What follows belongs to an exercise in optimizing a design on an open flow for small area; a production flow would make more cautious choices. Function was checked by simulation only, so behaviour that the tests miss may differ from the original. The series may have gaps, and a smaller design here may also do less where the tests do not look. Power is estimated from default activity; no workload was simulated.

[design/flow/config.mk]
export PLATFORM = sky130hd
export DESIGN_NAME = la_host_if
export DESIGN_NICKNAME = la_host_if
export VERILOG_FILES = /design/flow/design.v
export SDC_FILE = /design/flow/constraint.sdc
export NUM_CORES = 4
export LEC_CHECK = 0
export CAP_MARGIN = 20
export CORE_MARGIN = 2
export CORE_UTILIZATION = 40
export SLEW_MARGIN = 20
[design/flow/run.sh]
#!/bin/bash
# synth_recipe.tcl (not shown) runs the flow's synth.tcl, then flattens the netlist and writes it again
# the make line also repeats each setting of config.mk as NAME=value (left out here)
make -C /OpenROAD-flow-scripts/flow DESIGN_CONFIG=/design/flow/config.mk WORK_HOME=/design/flow/orfs CLKGATE_MAP_FILE= SYNTH_SCRIPT=/design/flow/synth_recipe.tcl finish
[design/flow/design.v]
module UART_rx(clk, rst_n, rdy, cmd, RX, clr_rdy);
input clk, rst_n;
input clr_rdy, RX;
output logic rdy;
output logic [7:0] cmd;
logic [3:0] bit_cnt;
logic [6:0] baud_cnt;
logic [8:0] rx_shift_reg;
reg rx_ff1, rx_ff2;
logic start, set_rx_rdy, receiving;
wire shift;
typedef enum reg {IDLE, RXING} state_t;
state_t state, next_state;
always_ff @(posedge clk, negedge rst_n) begin
	if(!rst_n) 
		bit_cnt <= 0;
	else if(start) 
		bit_cnt <= 0;
	else if(shift) 
		bit_cnt <= bit_cnt + 1;
end
always_ff @(posedge clk, negedge rst_n) begin
	if(!rst_n)
		baud_cnt <= 7'h4a;  
	else if(start) 
		baud_cnt <= 7'h4a;  
	else if(shift)
		baud_cnt <= 7'h13;  
	else if (receiving) 
		baud_cnt <= baud_cnt + 1;
end
always_ff @(posedge clk) begin
	if(shift)
		rx_shift_reg <= {RX, rx_shift_reg[8:1]};
end
always @(posedge clk, negedge rst_n) begin
	if(!rst_n)
		rdy <= 0;
	else if(start || clr_rdy)
		rdy <= 0;
	else if(set_rx_rdy)
		rdy <= 1;
end
always_ff @(posedge clk, negedge rst_n) begin
	if(!rst_n) begin
		rx_ff1 <= 1;
		rx_ff2 <= 1;
	end
	else begin
		rx_ff1 <= RX;
		rx_ff2 <= rx_ff1;
	end
end
assign shift = &baud_cnt;
assign cmd = rx_shift_reg[7:0];
always_ff @(posedge clk, negedge rst_n) begin
	if(!rst_n) state <= IDLE;
	else state <= next_state;
end
always_comb begin
	start = 0;
	set_rx_rdy = 0;
	receiving = 0;
	next_state = IDLE;
	case(state)
		IDLE:
			if(!rx_ff2) begin
				start = 1;
				next_state = RXING;
			end
			else
				next_state = IDLE;
		default: begin
			if(bit_cnt == 10) begin
				set_rx_rdy = 1;
				next_state = IDLE;
			end
			else
				next_state = RXING;
			receiving = 1;
		end
	endcase
end
endmodule
module UART_tx(clk, rst_n, trmt, tx_data, TX, tx_done);
input clk, rst_n;
input trmt;
input [7:0] tx_data;
output logic TX, tx_done;
logic [3:0] bit_cnt;
logic [6:0] baud_cnt;
logic [9:0] tx_shift_reg;
typedef enum reg {IDLE, TXING} state_t;
state_t state, next_state;
logic load, shift, transmitting, set_done, clr_done;
always_ff @(posedge clk, negedge rst_n) begin
	if(!rst_n)
		bit_cnt <= 0;
	else if(load) 
		bit_cnt <= 0;
	else if(shift) 
		bit_cnt <= bit_cnt + 1;
end
always_ff @(posedge clk, negedge rst_n) begin
	if(!rst_n)
		baud_cnt <= 0;
	else if(load | shift) 
		baud_cnt <= 0;
	else if(transmitting) 
		baud_cnt <= baud_cnt + 1;
end
always_ff @(posedge clk, negedge rst_n) begin
	if(!rst_n) 
		tx_shift_reg <= 10'h3ff;
	else if(load) 
		tx_shift_reg <= {1'b1, tx_data, 1'b0};
	else if(shift) 
		tx_shift_reg <= {1'b1, tx_shift_reg[9:1]}; 
end
assign shift = (baud_cnt == 108) ? 1 : 0;
assign TX = tx_shift_reg[0];
always_ff @(posedge clk, negedge rst_n) begin
	if(!rst_n) 
		state <= IDLE;
	else 
		state <= next_state;
end
always_comb begin
	load = 0;
	transmitting = 0;
	set_done = 0;
	clr_done = 0;
	next_state = IDLE;
	case(state)
		IDLE:
			if(!trmt) begin
				set_done = 1;
				next_state = IDLE;
			end
			else begin
				load = 1;
				transmitting = 1;
				clr_done = 1;
				next_state = TXING;
			end
		default: begin
			if(bit_cnt == 10) begin
				transmitting = 0;
				set_done = 1;
				next_state = IDLE;
			end
			else begin
				transmitting = 1;
				next_state = TXING;
			end
		end
	endcase
end
always_ff @(posedge clk, negedge rst_n) begin
	if(!rst_n) tx_done <= 0;
	else tx_done <= set_done & ~clr_done; 
end
endmodule
module UART(clk, rst_n, TX, trmt, tx_data, tx_done, RX, rdy, rx_data, clr_rdy);
input clk, rst_n;
input trmt, clr_rdy;
input [7:0] tx_data;
output TX;
output [7:0] rx_data;
input RX;
output tx_done, rdy;
UART_rx RXmodule(.clk(clk), .rst_n(rst_n), .rdy(rdy), .cmd(rx_data), .RX(RX), .clr_rdy(clr_rdy));
UART_tx TXmodule(.clk(clk), .rst_n(rst_n), .trmt(trmt), .tx_data(tx_data), .TX(TX), .tx_done(tx_done));
endmodule
module UART_wrapper(clk, rst_n , resp, send_resp, clr_cmd_rdy, RX, TX, resp_sent, cmd_rdy, cmd);
input clk, rst_n;
input [7:0] resp; 
input send_resp, clr_cmd_rdy;
input RX;
logic byte_rdy;					 
logic clr_rdy; 					 
logic byte_sel;					 
logic set_cmd_rdy;			 
logic [7:0] high_byte;	 
logic [7:0] low_byte;		 
output TX;
output resp_sent;
output reg cmd_rdy;
output [15:0] cmd;
UART UART_8bit(.clk(clk), .rst_n(rst_n), .TX(TX), .trmt(send_resp), .tx_data(resp), 
	.tx_done(resp_sent), .RX(RX), .rdy(byte_rdy), .rx_data(low_byte), .clr_rdy(clr_rdy));
always_ff @(posedge clk, negedge rst_n) begin
	if(!rst_n) 
		high_byte <= 0;
	else if(byte_sel) 
		high_byte <= low_byte;
end
always_ff @(posedge clk, negedge rst_n) begin
	if(!rst_n)
		cmd_rdy <= 0;
	else if(clr_cmd_rdy)
		cmd_rdy <= 0;
	else if(set_cmd_rdy)
		cmd_rdy <= 1;
end
assign cmd = {high_byte[7:0], low_byte[7:0]};
typedef enum reg [1:0] {HIGH_BYTE, LOW_BYTE, DONE} state_t;
state_t state, next_state;
always_ff @(posedge clk, negedge rst_n) begin
	if(!rst_n)
		state <= HIGH_BYTE;
	else
		state <= next_state;
end
always_comb begin 
	byte_sel = 0;
	clr_rdy = 0;
	set_cmd_rdy = 0;
	case(state)
		HIGH_BYTE:
			if(byte_rdy) begin
				byte_sel = 1;
				clr_rdy = 1;
				next_state = LOW_BYTE;
			end
			else begin
				next_state = HIGH_BYTE;
			end
		LOW_BYTE:
			if(byte_rdy) begin
				set_cmd_rdy = 1;
				next_state = DONE;
			end
			else
				next_state = LOW_BYTE;
		default:
			if(clr_cmd_rdy) begin
				clr_rdy = 1;
				next_state = HIGH_BYTE;
			end
			else begin
				set_cmd_rdy = 1;
				next_state = DONE;
			end
	endcase
end
endmodule
module cmd_cfg(	clk, rst_n, cmd, cmd_rdy, resp_sent, set_capture_done,
				rdataCH1, rdataCH2, rdataCH3, rdataCH4, rdataCH5,
				addr_ptr, ram_addr, decimator,
				TrigCfg, CH1TrigCfg, CH2TrigCfg, CH3TrigCfg, CH4TrigCfg, CH5TrigCfg,
				VIH, VIL, matchH, matchL, maskH, maskL, baud_cntH, baud_cntL,
				trig_posH, trig_posL,
				resp, send_resp, clr_cmd_rdy); 
	parameter ENTRIES = 384, LOG2 = 9;	
	localparam RD = 2'b00;
	localparam WR = 2'b01;
	localparam DMP = 2'b10;
	input clk, rst_n; 				 
	input [15:0] cmd; 				 
	input cmd_rdy; 					 
	input resp_sent; 				 
	input set_capture_done; 		 
	input [7:0] rdataCH1, rdataCH2, rdataCH3, rdataCH4, rdataCH5;
	input logic [LOG2-1:0] ram_addr; 
	output logic [LOG2-1:0] addr_ptr;
	output logic [5:0] TrigCfg;
	output logic [4:0] CH1TrigCfg, CH2TrigCfg, CH3TrigCfg, CH4TrigCfg, CH5TrigCfg;
	output logic [3:0] decimator;
	output logic [7:0] VIH, VIL;
	output logic [7:0] matchH, matchL;
	output logic [7:0] maskH, maskL;
	output logic [7:0] baud_cntH, baud_cntL;
	output logic [LOG2-1:0] trig_posH, trig_posL;
	output logic [7:0] resp; 	     
	output logic send_resp;  	     
	output logic clr_cmd_rdy;	     
	logic [LOG2-1:0] start_addr;	 
	logic [7:0] response; 			 
	logic start_dump;	        	 
	logic wrt_reg;               	 
	logic inc_addr;					 
	logic rd_done;					 
	logic [1:0] op;  				 
	assign op = cmd[15:14];
	logic [5:0] addr; 				 
	assign addr = cmd[13:8];
	logic [2:0] dmp_chnnl; 			 
	assign dmp_chnnl = cmd[10:8];
	logic [7:0] data; 				 
	assign data = cmd[7:0];
	always_ff @ (posedge clk, negedge rst_n) begin
		if (!rst_n)
			TrigCfg <= 6'h03;
		else if (set_capture_done)
			TrigCfg[5] <= 1'b1;
		else if (wrt_reg && addr == 6'h00)
			TrigCfg <= data[5:0];
	end
	always_ff @ (posedge clk, negedge rst_n) begin
		if (!rst_n)		
			CH1TrigCfg <= 5'h01;
		else if (wrt_reg && addr == 6'h01)
			CH1TrigCfg <= data[4:0];
	end
	always_ff @ (posedge clk, negedge rst_n) begin
		if (!rst_n)		
			CH2TrigCfg <= 5'h01;
		else if (wrt_reg && addr == 6'h02)
			CH2TrigCfg <= data[4:0];
	end
	always_ff @ (posedge clk, negedge rst_n) begin
		if (!rst_n)		
			CH3TrigCfg <= 5'h01;
		else if (wrt_reg && addr == 6'h03)
			CH3TrigCfg <= data[4:0];
	end
	always_ff @ (posedge clk, negedge rst_n) begin
		if (!rst_n)		
			CH4TrigCfg <= 5'h01;
		else if (wrt_reg && addr == 6'h04)
			CH4TrigCfg <= data[4:0];
	end	
	always_ff @ (posedge clk, negedge rst_n) begin
		if (!rst_n)		
			CH5TrigCfg <= 5'h01;
		else if (wrt_reg && addr == 6'h05)
			CH5TrigCfg <= data[4:0];	
	end
	always_ff @ (posedge clk, negedge rst_n) begin
		if (!rst_n)	
			decimator <= 4'h0;
		else if (wrt_reg && addr == 6'h06)
			decimator <= data[3:0];
	end
	always_ff @ (posedge clk, negedge rst_n) begin
		if (!rst_n)		
			VIH <= 8'hAA;
		else if (wrt_reg && addr == 6'h07)
			VIH <= data;
	end
	always_ff @ (posedge clk, negedge rst_n) begin
		if (!rst_n)		
			VIL <= 8'h55;
		else if (wrt_reg && addr == 6'h08)
			VIL <= data;
	end
	always_ff @ (posedge clk, negedge rst_n) begin
		if (!rst_n)		
			matchH <= 8'h00;
		else if (wrt_reg && addr == 6'h09)
			matchH <= data;
	end
	always_ff @ (posedge clk, negedge rst_n) begin
		if (!rst_n)		
			matchL <= 8'h00;
		else if (wrt_reg && addr == 6'h0A)
			matchL <= data;
	end
	always_ff @ (posedge clk, negedge rst_n) begin
		if (!rst_n)		
			maskH <= 8'h00;
		else if (wrt_reg && addr == 6'h0B)
			maskH <= data;	
	end
	always_ff @ (posedge clk, negedge rst_n) begin
		if (!rst_n)		
			maskL <= 8'h00;
		else if (wrt_reg && addr == 6'h0C)
			maskL <= data;
	end
	always_ff @ (posedge clk, negedge rst_n) begin
		if (!rst_n)		
			baud_cntH <= 8'h06;
		else if (wrt_reg && addr == 6'h0D)
			baud_cntH <= data;
	end
	always_ff @ (posedge clk, negedge rst_n) begin
		if (!rst_n)		
			baud_cntL <= 8'hC8;
		else if (wrt_reg && addr == 6'h0E)
			baud_cntL <= data;
	end	
	always_ff @ (posedge clk, negedge rst_n) begin
		if(!rst_n)
			trig_posH <= 8'h00;
		else if (wrt_reg && addr == 6'h0F)
			trig_posH <= data;
	end
	always_ff @ (posedge clk, negedge rst_n) begin
		if(!rst_n)
			trig_posL <= 8'h01;	
		else if (wrt_reg && addr == 6'h10)
			trig_posL <= data;	
	end
	assign resp = response;
	always_ff @(posedge clk, negedge rst_n) begin
		if(!rst_n)
			start_addr <= 0;
		else if(start_dump)
			start_addr <= ram_addr;
	end
	always_ff @(posedge clk, negedge rst_n) begin
		if(!rst_n) 
			addr_ptr <= 0;
		else if(start_dump) 
			addr_ptr <= (ram_addr == ENTRIES - 1) ? 0 : ram_addr + 1;
		else if(inc_addr) 
			addr_ptr <= (addr_ptr == ENTRIES - 1) ? 0 : addr_ptr + 1; 
	end
	assign rd_done = ((addr_ptr == start_addr) && resp_sent);
	typedef enum reg [2:0] {IDLE, RESPOND, DUMP, DUMPING, LAST_DUMP} state_t;
	state_t state, nxt_state;
	always_ff @ (posedge clk, negedge rst_n) begin
		if(!rst_n)
			state <= IDLE;
		else
			state <= nxt_state;
	end
	always_comb begin
		wrt_reg = 0;		 
		send_resp = 0;		 
		response = 8'h00; 	 
		inc_addr = 0;		 
		clr_cmd_rdy = 0;	 
		start_dump = 0;		 
		nxt_state = IDLE;
		case(state)
			IDLE : begin
				if(cmd_rdy) begin
					case(op)
						RD: begin  
							case(addr)	
								6'h00: response = {2'b00, TrigCfg};							
								6'h01: response = {3'b000, CH1TrigCfg};
								6'h02: response = {3'b000, CH2TrigCfg};
								6'h03: response = {3'b000, CH3TrigCfg};
								6'h04: response = {3'b000, CH4TrigCfg};
								6'h05: response = {3'b000, CH5TrigCfg};		
								6'h06: response = {4'b000, decimator};
								6'h07: response = VIH;
								6'h08: response = VIL;
								6'h09: response = matchH;
								6'h0A: response = matchL;
								6'h0B: response = maskH;	
								6'h0C: response = maskL;
								6'h0D: response = baud_cntH;
								6'h0E: response = baud_cntL;
								6'h0F: response = trig_posH; 
								6'h10: response = trig_posL;
								default: response = 8'hEE;
							endcase
							nxt_state = RESPOND;	
							send_resp = 1;
						end
						WR: begin  
							wrt_reg = 1;
							if(addr <= 6'h10) begin
								response = 8'hA5; 
								nxt_state = RESPOND;
							end
							else begin
								response = 8'hEE;
								nxt_state = RESPOND;
							end
							send_resp = 1;
						end	
						DMP: begin  
							nxt_state = DUMP;
							start_dump = 1;
						end
						default: begin  
							response = 8'hEE;
							send_resp = 1;
							nxt_state = RESPOND;						
						end
					endcase  
				end  
				else begin
					nxt_state = IDLE;
				end
			end  
			RESPOND: begin
				if(resp_sent) begin 
					nxt_state = IDLE;
					clr_cmd_rdy = 1;
				end
				else 
					nxt_state = RESPOND;
			end
			DUMP: begin  
				case(dmp_chnnl)  
					3'b001: response = rdataCH1;
					3'b010: response = rdataCH2;
					3'b011: response = rdataCH3;
					3'b100: response = rdataCH4;
					default: response = rdataCH5;	 
				endcase
				inc_addr = 1;
				send_resp = 1;
				if(rd_done) begin  
					nxt_state = LAST_DUMP;
				end 
				else begin
					nxt_state = DUMPING;				
				end
			end
			DUMPING: begin  
				if (resp_sent) begin
					nxt_state = DUMP;
				end 
				else begin
					nxt_state = DUMPING; 
				end
			end
			LAST_DUMP: begin
				if(resp_sent) begin
					clr_cmd_rdy = 1;
					nxt_state = IDLE;
				end
				else
					nxt_state = LAST_DUMP;
			end
			default: begin  
				response = 8'hEE;
				send_resp = 1;
				nxt_state = IDLE;
				clr_cmd_rdy = 1;
			end
		endcase
	end
endmodule
module pwm8(clk, rst_n, duty, PWM_sig);
input clk, rst_n;
input [7:0] duty;
output reg PWM_sig;
reg [7:0] counter;
always_ff @(posedge clk, negedge rst_n)
	if(!rst_n)
		counter <= 0;
	else
		counter <= counter + 1;
always_ff @(posedge clk, negedge rst_n) begin
	if(!rst_n)
		PWM_sig <= 0;
	else if(&counter)
		PWM_sig <= 1;
	else if(counter == duty)
		PWM_sig <= 0;
end
endmodule
module dual_PWM(clk, rst_n, VIL, VIL_PWM, VIH, VIH_PWM);
input clk, rst_n;
input [7:0] VIL, VIH;
output  VIL_PWM, VIH_PWM;
pwm8 pwm_H(.PWM_sig(VIH_PWM), .clk(clk), .rst_n(rst_n), .duty(VIH));
pwm8 pwm_L(.PWM_sig(VIL_PWM), .clk(clk), .rst_n(rst_n), .duty(VIL));
endmodule
module UART_RX_trig(clk, rst_n, RX, baud_cnt, match, mask, UARTtrig);
input clk, rst_n;
input RX;
input [15:0] baud_cnt;
input [7:0] match, mask;
output logic UARTtrig;
logic [3:0] bit_cnt;
logic [15:0] baud_counter;
logic [8:0] rx_shift_reg;
logic RX_flop;
logic start, rdy, receiving;
logic shift;
always_ff @(posedge clk, negedge rst_n) begin
	if(!rst_n) RX_flop <= 0;
	else RX_flop <= RX;
end
always_ff @(posedge clk, negedge rst_n) begin
	if(!rst_n) 
		bit_cnt <= 0;
	else if(start) 
		bit_cnt <= 0;
	else if(shift) 
		bit_cnt <= bit_cnt + 1;
end
always_ff @(posedge clk, negedge rst_n) begin
	if(!rst_n)
		baud_counter <= 0;
	else if(start) 
		baud_counter <= baud_cnt >> 1;
	else if(shift)
		baud_counter <= 0; 
	else if(receiving) 
		baud_counter <= baud_counter + 1;
end
always_ff @(posedge clk) begin
	if(shift)
		rx_shift_reg <= {RX_flop, rx_shift_reg[8:1]};
end
assign shift = (baud_counter == baud_cnt) ? 1 : 0; 
always_ff @(posedge clk, negedge rst_n) begin
	if(!rst_n) UARTtrig <= 0;
	else if(rdy) UARTtrig <= ((mask[7:0] & (match[7:0] ^ rx_shift_reg[7:0])) == (match[7:0] ^ rx_shift_reg[7:0])) ? 1 : 0;
	else UARTtrig <= 0; 
end
typedef enum reg {IDLE, RXING} state_t;
state_t state, next_state;
always_ff @(posedge clk, negedge rst_n) begin
	if(!rst_n) state <= IDLE;
	else state <= next_state;
end
always_comb begin
	start = 0;
	rdy = 0;
	receiving = 0;
	next_state = IDLE;
	case(state)
		IDLE:
			if(!RX_flop) begin
				start = 1;
				next_state = RXING;
			end
			else
				next_state = IDLE;
		default: begin
			if(bit_cnt == 10) begin
				rdy = 1;
				next_state = IDLE;
			end
			else
				next_state = RXING;
			receiving = 1;
		end
	endcase
end
endmodule
module la_host_if(clk, rst_n, RX, TX, CH1L, set_capture_done, ram_addr, addr_ptr,
                  rdataCH1, rdataCH2, rdataCH3, rdataCH4, rdataCH5,
                  TrigCfg, CH1TrigCfg, CH2TrigCfg, CH3TrigCfg, CH4TrigCfg, CH5TrigCfg,
                  decimator, matchH, matchL, maskH, maskL, baud_cntH, baud_cntL,
                  trig_posH, trig_posL, VIH_PWM, VIL_PWM, UARTtrig);
	parameter ENTRIES = 384, LOG2 = 9;
	input clk, rst_n;			 
	input RX;					 
	input CH1L;					 
	input set_capture_done;		 
	input [LOG2-1:0] ram_addr;	 
	input [7:0] rdataCH1, rdataCH2, rdataCH3, rdataCH4, rdataCH5;	 
	output TX;					 
	output [LOG2-1:0] addr_ptr;	 
	output [5:0] TrigCfg;
	output [4:0] CH1TrigCfg, CH2TrigCfg, CH3TrigCfg, CH4TrigCfg, CH5TrigCfg;
	output [3:0] decimator;
	output [7:0] matchH, matchL, maskH, maskL, baud_cntH, baud_cntL;
	output [LOG2-1:0] trig_posH, trig_posL;
	output VIH_PWM, VIL_PWM;
	output UARTtrig;
	wire [15:0] cmd;
	wire cmd_rdy, clr_cmd_rdy, send_resp, resp_sent;
	wire [7:0] resp;
	wire [7:0] VIH, VIL;
	UART_wrapper iUART(.clk(clk), .rst_n(rst_n), .resp(resp), .send_resp(send_resp),
	                   .clr_cmd_rdy(clr_cmd_rdy), .RX(RX), .TX(TX), .resp_sent(resp_sent),
	                   .cmd_rdy(cmd_rdy), .cmd(cmd));
	cmd_cfg #(.ENTRIES(ENTRIES), .LOG2(LOG2)) iCMD(.clk(clk), .rst_n(rst_n), .cmd(cmd), .cmd_rdy(cmd_rdy),
	                   .resp_sent(resp_sent), .set_capture_done(set_capture_done),
	                   .rdataCH1(rdataCH1), .rdataCH2(rdataCH2), .rdataCH3(rdataCH3),
	                   .rdataCH4(rdataCH4), .rdataCH5(rdataCH5),
	                   .addr_ptr(addr_ptr), .ram_addr(ram_addr), .decimator(decimator),
	                   .TrigCfg(TrigCfg), .CH1TrigCfg(CH1TrigCfg), .CH2TrigCfg(CH2TrigCfg),
	                   .CH3TrigCfg(CH3TrigCfg), .CH4TrigCfg(CH4TrigCfg), .CH5TrigCfg(CH5TrigCfg),
	                   .VIH(VIH), .VIL(VIL), .matchH(matchH), .matchL(matchL),
	                   .maskH(maskH), .maskL(maskL), .baud_cntH(baud_cntH), .baud_cntL(baud_cntL),
	                   .trig_posH(trig_posH), .trig_posL(trig_posL),
	                   .resp(resp), .send_resp(send_resp), .clr_cmd_rdy(clr_cmd_rdy));
	dual_PWM iPWM(.clk(clk), .rst_n(rst_n), .VIL(VIL), .VIL_PWM(VIL_PWM), .VIH(VIH), .VIH_PWM(VIH_PWM));
	UART_RX_trig iUTRIG(.clk(clk), .rst_n(rst_n), .RX(CH1L), .baud_cnt({baud_cntH, baud_cntL}),
	                    .match(matchL), .mask(maskL), .UARTtrig(UARTtrig));
endmodule
[design/flow/constraint.sdc]
create_clock -name core_clock -period 10.0 [get_ports {clk}]
set_input_delay 2.0000 -clock core_clock [delete_from_list [all_inputs] [get_ports {clk}]]
set_output_delay 2.0000 -clock core_clock [all_outputs]
set_load 0.01 [all_outputs]
run_1/m3.png
Drawn at 3 px/um.
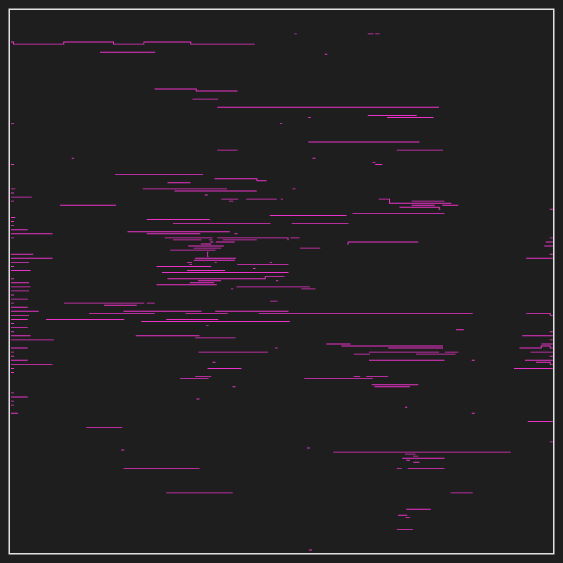
longest straight run: 73.6 um
nets with wire on the layer: 150
wire length on this layer: 2,080 um
WL final: 36,300 um
total number of vias: 9,443

run_1/pinout.png
Drawn at 2 px/um. Pins as bars across the die edge, other pins in gray.
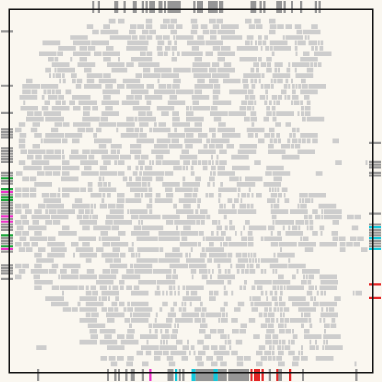
[cyan] `rdataCH1` | pins: 8 | direction: input | edge: 5 bottom, 3 right
[green] `TrigCfg` | pins: 6 | direction: output | edge: left
[magenta] `CH2TrigCfg` | pins: 5 | direction: output | edge: 4 left, 1 bottom
[red] `ram_addr` | pins: 9 | direction: input | edge: 7 bottom, 2 right
all pins by edge: 57 bottom, 46 top, 46 left, 19 right
I/O Buffers: 165
Die H: 181 um
die span in x: 181 um

run_1/gates.png
Drawn at 2 px/um.
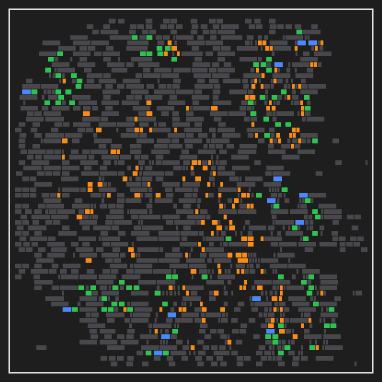
[green] xor and xnor cells | cells: 87 | most used: xnor2_1 | where: widely spread
[orange] aoi and oai cells | cells: 154 | most used: o21ai_0
[blue] fa/ha/maj cells | cells: 14 | most used: ha_1
Final Instance Count excl. Fillers: 1,675
most common cell after layout, fill and taps aside: dfrtp_1
multi-input gate share of total cell area: 0.388

==> notes.md, run 1 <==
* Inverters excl. clock at 22
* Post-Synth XOR/XNOR Area at 0.0608
* FFs & Latches at about 240
* Placed Area at around 15,000 sq um
* Clock power frac at 0.474
* Critical Path, Cell by Cell: clkdlybuf4s50_1
* Fin Setup TNS at 0 ns
* Layout Nets at ~1,300
* CP required at around 8 ns
* Synth unique cells at 84
* Final Instance Area at around 15,000 sq um
* Clk_buf instances at 43
* Cell taking the most area after synthesis: dfrtp_1
* Min cycle time layout at 3.73 ns
* Initial core utilization at 0.408
* Top Consumer: registers
* Util after Layout at 0.503
* Worst-path clk slew at 0.06 ns
* Clk Latency, worst-skew pair at about 0.55 ns
* RSZ-0062 raised after global routing: no
* Startpoint types: flip-flop
* # clock sinks at between 200 and 250
* Max Transition Viols Final at 0
* TritonCTS Buffers at 29
* Run status: no timing/DRC/antenna violations
* Seq power at a little over 0.001 W
* Non-clock buffers, area share at 0.112
* Worst reg2reg path endpoint: iCMD.trig_posL[5]
* Sw Ratio at 0.230
* Worst-Margin Slew at between 1 and 1.5 ns
* Main combinational cell family by area after synthesis: multiplexers
* Crit-path max FO at 5
* Post-synthesis sequential area ratio at 0.496
* GPL Wtd Cong at roughly 0.85
* Max-area cell class: sequential cells
* Critical path class: flip-flop to primary output
* Clk power at 0.00103 W
* Area delta synth->final at 23.4%
* DR vias/cell at 5.64
* Largest net degree at the start of global routing at just under 90
* Yosys top cell area share at 0.379
* Final Setup Violations at 0
* Worst r2r src: iUART.high_byte[0]
* Area of the multi-input gates at ~6000 sq um
* DRC Markers at 0
* CTS Root Cell: clkbuf_16
* Clock-cell share at 0.0606
* Maxcap violations at 0
* Synth Instances at between 1,000 and 1,500
* Vias in the first global route at between 9,000 and 10,000
* Commonest cells in the netlist: dfrtp_1 (190), mux2_2 (128), nand2_1 (93)
* Total power at between 0.002 and 0.0025 W
* CTS resizes at 0
* Logic pwr share at 0.051
* Detailed Place HPWL at ~26,000 um
* Fraction of layout cells with a size suffix above 1 at 0.213
* Adder-cell share of the synthesized area at 0.0140
* Sequential cell area at approximately 6200 sq um
* Leak pwr at 6.66 nW
* Bufs on Longest Clock Path at 3
* Yosys warns at 6
run 1: stage by stage:
step           instances  hold slack (ns)
2_1_floorplan       1102            0.345
3_3_place_gp        1621            0.345
3_5_place_dp        1621            0.348
4_1_cts             1675            0.357
5_1_grt             1675            0.358
6_report            1675            0.357
run 1: layer usage:
layer | routed length, um | global-route usage | vias up | share of wire
met5 | 0 | 0 | - | 0
met3 | 2080 | 0.0333 | 62 | 0.057
met4 | 940 | 0.0644 | 0 | 0.026
met1 | 16100 | 0.310 | 4739 | 0.44
met2 | 17100 | 0.362 | 300 | 0.47
li1 | - | - | 4342 | -
run 1: how the worst max path moves through the flow:
stage                           start          endpoint  depth (start not counted)
finish              iCMD.baud_cntH[2]      baud_cntH[2]                          1
global route        iCMD.baud_cntL[7]      baud_cntL[7]                          1
CTS                 iCMD.baud_cntL[6]      baud_cntL[6]                          1
detailed placement        ram_addr[0]  iCMD.addr_ptr[1]                          7
global placement          ram_addr[0]  iCMD.addr_ptr[1]                          7
floorplan                 ram_addr[2]  iCMD.addr_ptr[1]                          6
--- run 2 (changed files replaced; the others as in run 1) ---
removed: design/flow/run.sh
==> design/flow/design.v <==
module la_host_if(clk, rst_n, RX, TX, CH1L, set_capture_done, ram_addr, addr_ptr,
                  rdataCH1, rdataCH2, rdataCH3, rdataCH4, rdataCH5,
                  TrigCfg, CH1TrigCfg, CH2TrigCfg, CH3TrigCfg, CH4TrigCfg, CH5TrigCfg,
                  decimator, matchH, matchL, maskH, maskL, baud_cntH, baud_cntL,
                  trig_posH, trig_posL, VIH_PWM, VIL_PWM, UARTtrig);
	input clk, rst_n;
	input RX;
	input CH1L;
	input set_capture_done;
	input [8:0] ram_addr;
	input [7:0] rdataCH1, rdataCH2, rdataCH3, rdataCH4, rdataCH5;
	output TX;
	output reg [8:0] addr_ptr;
	output reg [5:0] TrigCfg;
	output reg [4:0] CH1TrigCfg, CH2TrigCfg, CH3TrigCfg, CH4TrigCfg, CH5TrigCfg;
	output reg [3:0] decimator;
	output reg [7:0] matchH, matchL, maskH, maskL, baud_cntH, baud_cntL;
	output [8:0] trig_posH, trig_posL;
	output reg VIH_PWM, VIL_PWM;
	output reg UARTtrig;
	function automatic [6:0] lfsr_a(input [6:0] q);	 
		lfsr_a = {q[5:0], q[6] ^ q[0]};
	endfunction
	function automatic [6:0] lfsr_b(input [6:0] q);	 
		lfsr_b = {q[5:0], q[6] ^ q[5]};
	endfunction
	function automatic [3:0] lfsr4(input [3:0] q);
		lfsr4 = {q[2:0], q[3] ^ q[2]};
	endfunction
	localparam [3:0] PH0 = 4'b1111, PH9 = 4'b0110, PH10 = 4'b1101;
	reg [7:0] VIH, VIL;
	reg [7:0] tpH, tpL;
	assign trig_posH = {1'b0, tpH};
	assign trig_posL = {1'b0, tpL};
	reg rx_ff1, rx_ff2;
	reg [3:0] rph;		 
	reg [6:0] rbaud;
	reg [7:0] rsr;		 
	reg rdy;
	wire clr_rdy;
	wire r_idle  = (rph == 4'd0);
	wire r_start = r_idle & ~rx_ff2;
	wire r_shift = ~r_idle & (rbaud == 7'd73);
	wire r_last  = (rph == PH10);
	always @(posedge clk, negedge rst_n)
		if (!rst_n) begin
			rx_ff1 <= 1'b1;
			rx_ff2 <= 1'b1;
		end else begin
			rx_ff1 <= RX;
			rx_ff2 <= rx_ff1;
		end
	always @(posedge clk)
		rbaud <= r_start ? 7'h7E : r_shift ? 7'h7C : lfsr_a(rbaud);
	always @(posedge clk)
		if (r_shift && rph != PH9)
			rsr <= {RX, rsr[7:1]};
	always @(posedge clk, negedge rst_n)
		if (!rst_n)
			rph <= 4'd0;
		else if (r_start)
			rph <= PH0;
		else if (r_last)
			rph <= 4'd0;
		else if (r_shift)
			rph <= lfsr4(rph);
	always @(posedge clk, negedge rst_n)
		if (!rst_n)
			rdy <= 1'b0;
		else if (r_start || clr_rdy)
			rdy <= 1'b0;
		else if (r_last)
			rdy <= 1'b1;
	localparam [2:0] S_HI = 3'd0, S_LO = 3'd1, S_CMD = 3'd3, S_RESP = 3'd2,
	                 S_DMP = 3'd6, S_DMPW = 3'd4;
	reg [2:0] st;
	reg [7:0] hb;		 
	reg tx_done;
	wire rd_done;
	wire [1:0] op = hb[7:6];
	wire [5:0] addr = hb[5:0];
	wire [7:0] data = rsr;
	wire stHI = (st == S_HI);
	wire stLO = (st == S_LO);
	wire stCMD = (st == S_CMD);
	wire stRESP = (st == S_RESP);
	wire stDMP = (st == S_DMP);
	wire stDMPW = (st == S_DMPW);
	wire start_dump = stCMD & (op == 2'b10);
	wire wrt_reg = stCMD & (op == 2'b01);
	wire send_resp = (stCMD & ~start_dump) | stDMP;
	assign clr_rdy = (stHI & rdy) | (stRESP & tx_done);
	always @(posedge clk)
		if (stHI && rdy)
			hb <= rsr;
	always @(posedge clk, negedge rst_n)
		if (!rst_n)
			st <= S_HI;
		else case (st)
			S_HI:   if (rdy) st <= S_LO;
			S_LO:   if (rdy) st <= S_CMD;
			S_CMD:  st <= (op == 2'b10) ? S_DMP : S_RESP;
			S_RESP: if (tx_done) st <= S_HI;
			S_DMP:  st <= rd_done ? S_RESP : S_DMPW;
			S_DMPW: if (tx_done) st <= S_DMP;
			default: st <= S_HI;
		endcase
	wire [16:0] we;
	genvar gi;
	generate for (gi = 0; gi < 17; gi = gi + 1) begin : g_we
		assign we[gi] = wrt_reg & (addr == gi);
	end endgenerate
	always @(posedge clk, negedge rst_n)
		if (!rst_n) TrigCfg <= 6'h03;
		else if (set_capture_done) TrigCfg[5] <= 1'b1;
		else if (we[0]) TrigCfg <= data[5:0];
	always @(posedge clk, negedge rst_n)
		if (!rst_n) begin
			CH1TrigCfg <= 5'h01; CH2TrigCfg <= 5'h01; CH3TrigCfg <= 5'h01;
			CH4TrigCfg <= 5'h01; CH5TrigCfg <= 5'h01;
			decimator <= 4'h0; VIH <= 8'hAA; VIL <= 8'h55;
			matchH <= 8'h00; matchL <= 8'h00; maskH <= 8'h00; maskL <= 8'h00;
			baud_cntH <= 8'h06; baud_cntL <= 8'hC8; tpH <= 8'h00; tpL <= 8'h01;
		end else begin
			if (we[1])  CH1TrigCfg <= data[4:0];
			if (we[2])  CH2TrigCfg <= data[4:0];
			if (we[3])  CH3TrigCfg <= data[4:0];
			if (we[4])  CH4TrigCfg <= data[4:0];
			if (we[5])  CH5TrigCfg <= data[4:0];
			if (we[6])  decimator <= data[3:0];
			if (we[7])  VIH <= data;
			if (we[8])  VIL <= data;
			if (we[9])  matchH <= data;
			if (we[10]) matchL <= data;
			if (we[11]) maskH <= data;
			if (we[12]) maskL <= data;
			if (we[13]) baud_cntH <= data;
			if (we[14]) baud_cntL <= data;
			if (we[15]) tpH <= data;
			if (we[16]) tpL <= data;
		end
	reg [8:0] start_addr;
	wire [8:0] asrc = start_dump ? ram_addr : addr_ptr;
	wire [8:0] anext = (asrc[8] & (&asrc[6:0])) ? 9'd0 : asrc + 9'd1;
	always @(posedge clk, negedge rst_n)
		if (!rst_n)
			addr_ptr <= 9'd0;
		else if (start_dump | stDMP)
			addr_ptr <= anext;
	always @(posedge clk)
		if (start_dump)
			start_addr <= ram_addr;
	assign rd_done = (addr_ptr == start_addr);
	reg [7:0] regrd, rdsel;
	always @* begin
		case (addr[3:0])
			4'h0: regrd = {2'b00, TrigCfg};
			4'h1: regrd = {3'b000, CH1TrigCfg};
			4'h2: regrd = {3'b000, CH2TrigCfg};
			4'h3: regrd = {3'b000, CH3TrigCfg};
			4'h4: regrd = {3'b000, CH4TrigCfg};
			4'h5: regrd = {3'b000, CH5TrigCfg};
			4'h6: regrd = {4'b0000, decimator};
			4'h7: regrd = VIH;
			4'h8: regrd = VIL;
			4'h9: regrd = matchH;
			4'hA: regrd = matchL;
			4'hB: regrd = maskH;
			4'hC: regrd = maskL;
			4'hD: regrd = baud_cntH;
			4'hE: regrd = baud_cntL;
			default: regrd = tpH;
		endcase
		if (addr[4]) regrd = tpL;
		case (hb[2:0])
			3'b001: rdsel = rdataCH1;
			3'b010: rdsel = rdataCH2;
			3'b011: rdsel = rdataCH3;
			3'b100: rdsel = rdataCH4;
			default: rdsel = rdataCH5;
		endcase
	end
	wire bad_addr = addr[5] | (addr[4] & (|addr[3:0]));
	wire [7:0] resp = stDMP ? rdsel :
	                  (op[1] | bad_addr) ? 8'hEE :
	                  op[0] ? 8'hA5 : regrd;
	reg [9:0] tsr;
	reg [6:0] tbaud;
	wire t_shift = (tbaud == 7'd119);
	wire tzero = ~|tsr;
	wire busy = (stRESP | stDMPW) & ~tx_done;
	always @(posedge clk)
		tbaud <= (send_resp | t_shift) ? 7'h7F : lfsr_b(tbaud);
	always @(posedge clk)
		if (send_resp)
			tsr <= {1'b1, resp, 1'b0};
		else if (t_shift)
			tsr <= {1'b0, tsr[9:1]};
	always @(posedge clk)
		tx_done <= busy ? tzero : ~send_resp;
	assign TX = ~busy | tsr[0] | tzero;
	reg [7:0] pcnt;
	always @(posedge clk, negedge rst_n)
		if (!rst_n) begin
			pcnt <= 8'd0;
			VIH_PWM <= 1'b0;
			VIL_PWM <= 1'b0;
		end else begin
			pcnt <= pcnt + 8'd1;
			if (&pcnt) VIH_PWM <= 1'b1;
			else if (pcnt == VIH) VIH_PWM <= 1'b0;
			if (&pcnt) VIL_PWM <= 1'b1;
			else if (pcnt == VIL) VIL_PWM <= 1'b0;
		end
	reg trx;
	reg [3:0] gph;
	reg [15:0] gcnt;
	reg [7:0] gsr;
	wire [15:0] bcnt = {baud_cntH, baud_cntL};
	wire g_idle  = (gph == 4'd0);
	wire g_start = g_idle & ~trx;
	wire g_shift = (gcnt == bcnt);
	wire g_last  = (gph == PH10);
	always @(posedge clk, negedge rst_n)
		if (!rst_n) trx <= 1'b0;
		else trx <= CH1L;
	always @(posedge clk)
		gcnt <= g_start ? {1'b0, bcnt[15:1]} : g_shift ? 16'd0 : gcnt + 16'd1;
	always @(posedge clk)
		if (g_shift && gph != PH9)
			gsr <= {trx, gsr[7:1]};
	always @(posedge clk, negedge rst_n)
		if (!rst_n)
			gph <= 4'd0;
		else if (g_start)
			gph <= PH0;
		else if (g_last)
			gph <= 4'd0;
		else if (g_shift)
			gph <= lfsr4(gph);
	always @(posedge clk, negedge rst_n)
		if (!rst_n) UARTtrig <= 1'b0;
		else UARTtrig <= g_last & ((~maskL & (matchL ^ gsr)) == 8'd0);
endmodule
==> design/flow/flow/run.sh <==
#!/bin/bash
# Standard ORFS layout with smaller port buffers and a leaner clock tree.
export BUFFER_PORTS_ARGS="-buffer_cell sky130_fd_sc_hd__buf_1"
export CTS_ARGS="-sink_clustering_enable -repair_clock_nets -buf_list sky130_fd_sc_hd__clkbuf_4 -dont_use_dummy_load -sink_clustering_size 25"
bash standard.sh finish > standard.log 2>&1
==> design/flow/standard.sh <==
#!/bin/bash
# synth_recipe.tcl (not shown) runs the flow's synth.tcl, then flattens the netlist and writes it again
# the make line also repeats each setting of config.mk as NAME=value (left out here)
make -C /OpenROAD-flow-scripts/flow DESIGN_CONFIG=/design/flow/config.mk WORK_HOME=/design/flow/orfs CLKGATE_MAP_FILE= SYNTH_SCRIPT=/design/flow/synth_recipe.tcl "${@:-finish}"
==> design/flow/config.mk <==
export PLATFORM = sky130hd
export DESIGN_NAME = la_host_if
export DESIGN_NICKNAME = la_host_if
export VERILOG_FILES = /design/flow/design.v
export SDC_FILE = /design/flow/constraint.sdc
export NUM_CORES = 4
export LEC_CHECK = 0
export ABC_AREA = 1
export CAP_MARGIN = 20
export CORE_MARGIN = 2
export CORE_UTILIZATION = 40
export CTS_BUF_LIST = sky130_fd_sc_hd__clkbuf_4
export SLEW_MARGIN = 20
==> run 2 against run 1 <==
Net effect:
- still clean
- maximum frequency down 9.2%
- core utilization down 4.2 points
- clock skew rose by 0.034 ns
- die area down 11%
- total power fell by 23%
- hold slack worse by 0.020 ns
- clock-buffer cell count grew 18
- largest power group unchanged
==> notes.md, run 2 <==
* Post-Synth XOR/XNOR Area at 0.0404 (-0.0204)
* CTS resizes at 0 (unchanged)
* Core area at 27,000 sq um
* Fill cells at 2,771
* Detailed Place HPWL at 24,200 um (-5.2%)
* Bufs on Longest Clock Path at 3 (unchanged)
* Critical path class: flip-flop to primary output
* Leak pwr at 5.63 nW (-16%)
* Run status: no timing/DRC/antenna violations
* CTS tree: done
* Min cycle time layout at 4.11 ns (+0.379 ns)
* Final Setup Violations at 0 (unchanged)
* Final Instance Count excl. Fillers at 1,851 (+11%)
* Synth Instances at 1,306 (+19%)
* Met2 wire length at 14,700 um (-14%)
* Worst path depth at 7 (+6)
* Clk Latency, worst-skew pair at 0.68 ns (+0.13 ns)
* Critical Path, Cell by Cell: inv_1, nand2_1, nor2_1, o21ai_0, a31oi_1, nand2_1, buf_1
* # clock sinks at 224 (-7.8%)
* Fraction of registers with async set/reset at 0.670
* Fin Setup TNS at 0 ns (unchanged)
* Final critical-path share of the clock period at 0.411
* Final Instance Area at 12,500 sq um (-19%)
* Main combinational cell family by area after synthesis: simple AND/OR/NAND/NOR gates
* Final Skew at 0.0463 ns
* Startpoint types: flip-flop
* CP required at 8.00 ns (about the same)
* Util after Layout at 0.461 (-0.0421)
* Commonest cells in the netlist: nand2_1 (411), o21ai_0 (152), dfrtp_1 (127)
* Most common cell after layout, fill and taps aside: nand2_1
* Largest net degree at the start of global routing at 57 (-35%)
* RSZ-0062 raised after global routing: no
* CTS Root Cell: clkbuf_4
* Inst Count DP at 1,789 (+10%)
* WL final at 32,900 um (-9.3%)
* Cell taking the most area after synthesis: dfrtp_1
* DR vias/cell at 5.23 (-7.2%)
* Adder-cell share of the synthesized area at 0.0113 (-0.00267)
* Top sig layer: met4
* Placed Area at 12,000 sq um (-17%)
* Vias in the first global route at 9,094 (-4.6%)
* Total number of vias at 9,684 (+2.6%)
* CTS Hold Bufs at 0
* Met3 wire len at 2210 um (+6.5%)
* Initial core utilization at 0.410 (+0.00190)
* GPL Wtd Cong at 0.916 (+7.8%)
* Total power at 0.00166 W (-23%)
* Starting DRT DRC Count at around 730
* Syn Area/Cell at 8.47 sq um
* Most Frequent Cell on Critical Path: nand2_1
* CP max stage cell: dfrtp_1
* Crit path arrival time at 2.11 ns
* Grt met1 use at 0.322 (+0.0125)
* Largest register by flop count: gcnt
* Worst r2r src: hb[1]
* Setup crit start: st[0]
* DRC Markers at 0 (unchanged)
* Post-synthesis sequential area ratio at 0.513 (+0.0169)
* Crit-path max FO at 6 (+1)
* Area delta synth->final at 12.6%
* Met1 Wirelength at 15,100 um (-6.0%)
* I/O Buffers at 165 (unchanged)
* Worst-Margin Slew at 1.02 ns (-0.0785 ns)
* Fraction of layout cells with a size suffix above 1 at 0.106 (-0.107)
* GR Layer Usage met3 at 0.0421 (+0.00883)
* Yosys top cell area share at 0.287 (-0.0922)
* Maxcap violations at 0 (unchanged)
* Layout Nets at 1,575 (+19%)
* Max Transition Viols Final at 0 (unchanged)
* Synth unique cells at 54 (-36%)
* GRT met2 Usage at 0.347 (-0.0154)
* Yosys warns at 1 (-5)
* Busiest grt layer: met2
* TritonCTS Buffers at 61 (+110%)
-- run 2: cell types whose count changed in the layout (fill, tap and decap cells not counted), sizes merged, moves of 41 or more --
cell,change
mux2,-113
inv,+91
nor2,+41
dfrtp,-63
clkdlybuf4s50,-164
nand2,+317
buf,+158
o21ai,+107
-- run 2: worst paths after layout --
path                            endpoint  slack (ns)
min in group asynchronous  CH3TrigCfg[4]        1.35
hold / removal                    rx_ff2        0.34
setup reg to reg                  tsr[2]        7.43
hold reg to reg                   rx_ff2        0.34
setup / recovery                      TX        5.89
max in group asynchronous         tpH[6]        6.78
-- run 2: power by group --
part | switching (W) | total, W | internal, W
logic | 0.0000509 | 0.0000777 | 0.0000268
clock network | 0.000332 | 0.000605 | 0.000274
registers | 0.0000184 | 0.000977 | 0.000959
total | 0.000401 | 0.00166 | 0.00126
-- run 2: area by class of cell --
type / instances / area, sq um / share of cell area
Multi-Input combinational cell: 938 / 4810 / 0.386
Antenna cell: 1 / 2.50 / 0.000201
Inverter: 116 / 435 / 0.0349
Clock buffer: 61 / 458 / 0.0367
Timing Repair Buffer: 170 / 661 / 0.0530
Sequential cell: 224 / 5670 / 0.455
Tap cell: 341 / 427 / 0.0342
run_2/pinout.png
Drawn at 3 px/um. Pins as bars across the die edge, other pins in gray.
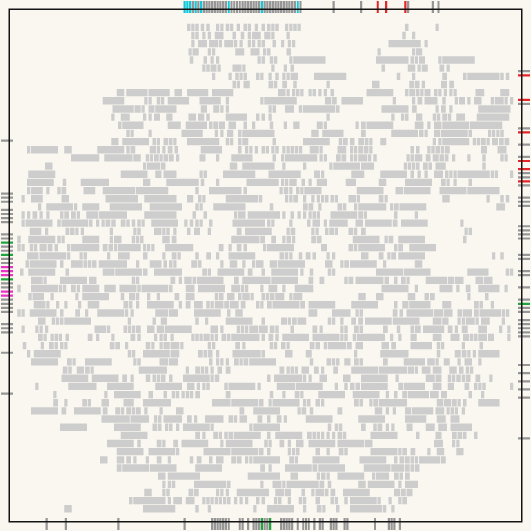
[red] `ram_addr` | pins: 9 | direction: input | edge: 6 right, 3 top
[magenta] `CH2TrigCfg` | pins: 5 | direction: output | edge: left
[cyan] `rdataCH1` | pins: 8 | direction: input | edge: top
[green] `TrigCfg` | pins: 6 | direction: output | edge: 3 left, 2 bottom, 1 right
die span in x: 170 um
Die H: 170 um

run_2/class_map.png
Drawn at 2 px/um. Fill, decap, tap and diode cells in gray.
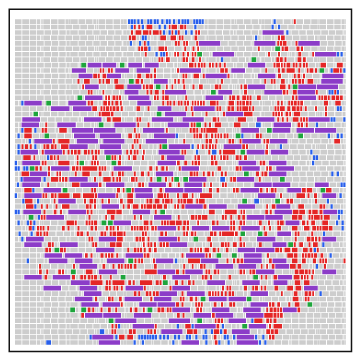
[green] clock-net drivers | cells: 61 | share of their area: 3.8%
[red] remaining logic cells | cells: 1,054 | share of their area: 44%
[purple] sequential cells | cells: 224 | share of their area: 47%
[blue] remaining buffers and delay cells | cells: 170 | share of their area: 5.5%

## Run 3: what changed since run 2
==> design/flow/run.sh (new file) <==
#!/bin/bash
# synth_recipe.tcl (not shown) runs the flow's synth.tcl, then flattens the netlist and writes it again
# the make line also repeats each setting of config.mk as NAME=value (left out here)
make -C /OpenROAD-flow-scripts/flow DESIGN_CONFIG=/design/flow/config.mk WORK_HOME=/design/flow/orfs CLKGATE_MAP_FILE= SYNTH_SCRIPT=/design/flow/synth_recipe.tcl finish
removed: design/flow/flow/run.sh
removed: design/flow/standard.sh
==> run 3 against run 2 <==
Net effect:
- die area is the same
- non-clock buffer count is 1 lower
- clock-buffer cell count grew 31
- sequential power barely moved
- clock skew up 0.0080 ns
- synthesized cell count unchanged
- core utilization increased by 5.1 points
==> notes.md, run 3 <==
* # clock sinks at 224 (unchanged)
* Die span in x at 170 um (unchanged)
* Final Instance Area at 13,800 sq um (+11%)
* Critical Path, Cell by Cell: inv_1, nor3_1, o21ai_0, a31oi_1, nand2_1, clkdlybuf4s50_1
* Clock power frac at 0.439 (+0.074)
* CTS tree: done
* Cell taking the most area after synthesis: dfrtp_1
* GPL Wtd Cong at 0.918 (+0.16%)
* Vias in the first global route at 9,193 (+1.1%)
* Sw Ratio at 0.242 (about the same)
* Syn Area/Cell at 8.47 sq um (unchanged)
* Final Skew at 0.0543 ns (+0.00800 ns)
* Clk Latency, worst-skew pair at 0.71 ns (+0.03 ns)
* Leak pwr at 6.22 nW (+11%)
* Fraction of registers with async set/reset at 0.670 (unchanged)
* CP required at 8.00 ns (about the same)
* Reg2Reg Setup Slack at 7.48 ns (+0.05 ns)
* Worst reg2reg path endpoint: tsr[4]
* Min cycle time layout at 4.47 ns (+0.360 ns)
* Final Setup Violations at 0 (unchanged)
* Adder-cell share of the synthesized area at 0.0113 (unchanged)
* Total power at 0.00190 W (+15%)
* Detailed Place HPWL at 23,800 um (-1.6%)
* Switching power at 0.000460 W (+15%)
* Maxcap violations at 0 (unchanged)
* Placed Area at 13,000 sq um (+8.5%)
* Run status: no timing/DRC/antenna violations
* Inst Count DP at 1,788 (-0.056%)
* Flop pwr share at 0.513 (-0.076)
* CP endpoint: TX
* Crit path arrival time at 2.47 ns (+0.36 ns)
* Post-synthesis sequential area ratio at 0.513 (unchanged)
* Starting DRT DRC Count at 904 (+23%)
* Crit-path max FO at 6 (unchanged)
* WL final at 32,900 um (about the same)
* CP max stage cell: clkdlybuf4s50_1
* Max Transition Viols Final at 0 (unchanged)
* Synth Instances at 1,306 (unchanged)
* CTS Root Cell: clkbuf_4
* Yosys top cell area share at 0.287 (unchanged)
* Fraction of layout cells with a size suffix above 1 at 0.124 (+0.0183)
* Main combinational cell family by area after synthesis: simple AND/OR/NAND/NOR gates
* Logic pwr share at 0.048 (about the same)
* Synth unique cells at 54 (unchanged)
* Total number of vias at 9,688 (+0.041%)
* Largest register by flop count: gcnt
* Worst path depth at 6 (-1)
==> run 3: cell types whose count changed in the layout (fill, tap and decap cells not counted), sizes merged <==
cell	delta
clkdlybuf4s50	+164
clkbuf	+30
clkinv	+19
buf	-164
inv	+1
bufinv	+1
==> run 3: metal layers <==
metal | up-vias | share of wire | GRT usage
li1 | 4737 | - | -
met1 | 4584 | 0.46 | 0.326
met2 | 317 | 0.45 | 0.350
met3 | 50 | 0.069 | 0.0407
met4 | 0 | 0.021 | 0.0650
met5 | - | 0 | 0
==> run 3: layout make-up <==
cell class | count | area (sq um)
Sequential cell | 224 | 5670
Antenna cell | 1 | 2.50
Inverter | 116 | 435
Timing Repair Buffer | 169 | 1690
Tap cell | 341 | 427
Clock buffer | 92 | 691
Multi-Input combinational cell | 938 | 4810
Clock inverter | 21 | 108
Fill cell | 2596 | 13200
==> run 3: power groups by stage <==
stage | registers (W) | clock network, W | logic [W]
after floorplan | 0.000988 | 0 | 0.0000439
after global placement | 0.000992 | 0 | 0.0000897
after detailed placement | 0.000993 | 0 | 0.0000918
after CTS | 0.000976 | 0.000857 | 0.0000922
after global routing | 0.000978 | 0.000905 | 0.000103
final | 0.000977 | 0.000837 | 0.0000908
run_3/pinout.png
Drawn at 3 px/um. Pins as bars across the die edge, other pins in gray.
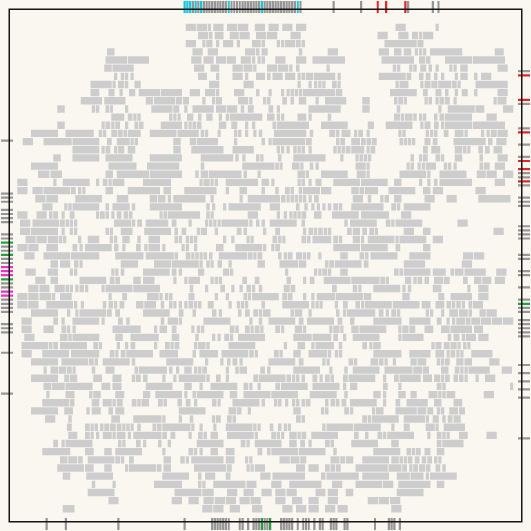
[green] `TrigCfg` | pins: 6 | direction: output | edge: 3 left, 2 bottom, 1 right
[magenta] `CH2TrigCfg` | pins: 5 | direction: output | edge: left
[cyan] `rdataCH1` | pins: 8 | direction: input | edge: top
[red] `ram_addr` | pins: 9 | direction: input | edge: 6 right, 3 top

run_3/gates.png
Drawn at 2 px/um.
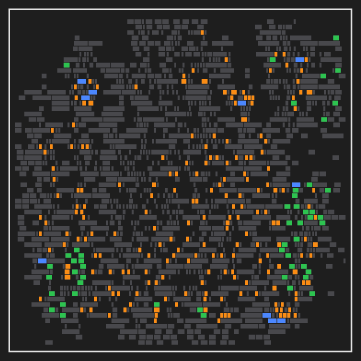
[orange] aoi and oai cells | cells: 203 | most used: o21ai_0 | where: widely spread
[blue] fa/ha/maj cells | cells: 10 | most used: ha_1 | where: widely spread
[green] xor and xnor cells | cells: 51 | most used: xnor2_1
multi-input gate share of total cell area: 0.348
most common cell after layout, fill and taps aside: nand2_1


==> layout pictures side by side <==
Supply voltage drop heat map.
Plate I
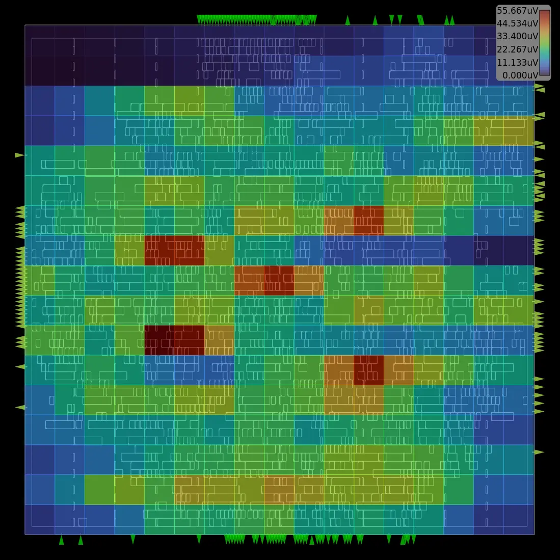
Plate II
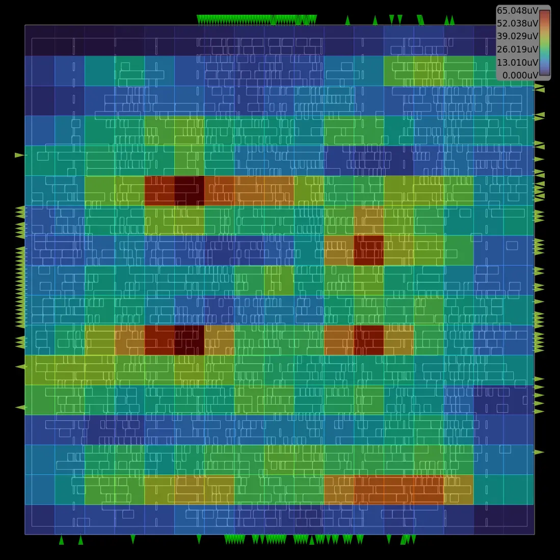
Plate III
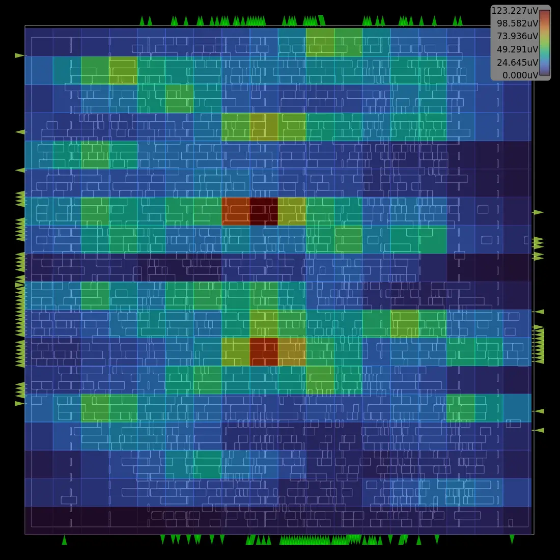
| picture | from |
|---|---|
| Plate I | run 2 |
| Plate III | run 1 |
| Plate II | run 3 |

separate check: timing with driven ports:
The flow's constraints put no driver on any port. The routed layouts listed below were extracted and timed again, unchanged, in two steps.
Step 1 (the two cells are an assumption about what drives the block):
set clk [get_ports {clk}]
set_driving_cell -lib_cell sky130_fd_sc_hd__clkbuf_16 $clk
set_driving_cell -lib_cell sky130_fd_sc_hd__buf_2 [delete_from_list [all_inputs] $clk]
Step 2, shift: input delay + t, output delay - t, t = (earliest + latest rising clock arrival at the registers) / 2. This alone moves slack from input paths to output paths.
a / b / c = ideal / step 1 / step 2; a / b = the first two.
run | t (ns) | setup slack, ns | latest minus earliest clock arrival (ns) | slew at the worst register clock pin (ns) | pins driven straight from the clock port
run 1 | 0.597 | 6.270 / 6.220 / 6.123 | 0.013 / 0.013 | 0.06 / 0.06 | 1
run 2 | 0.703 | 5.891 / 5.850 / 6.099 | 0.047 / 0.048 | 0.07 / 0.07 | 1
run 3 | 0.718 | 5.531 / 5.489 / 6.207 | 0.062 / 0.062 | 0.08 / 0.08 | 1
After both steps setup and hold are still met in every run listed. The setup slack of run 1, which loses most, moves by -0.050 ns with the drivers and by -0.147 ns with both steps. The worst setup slack also covers recovery checks on asynchronous resets.
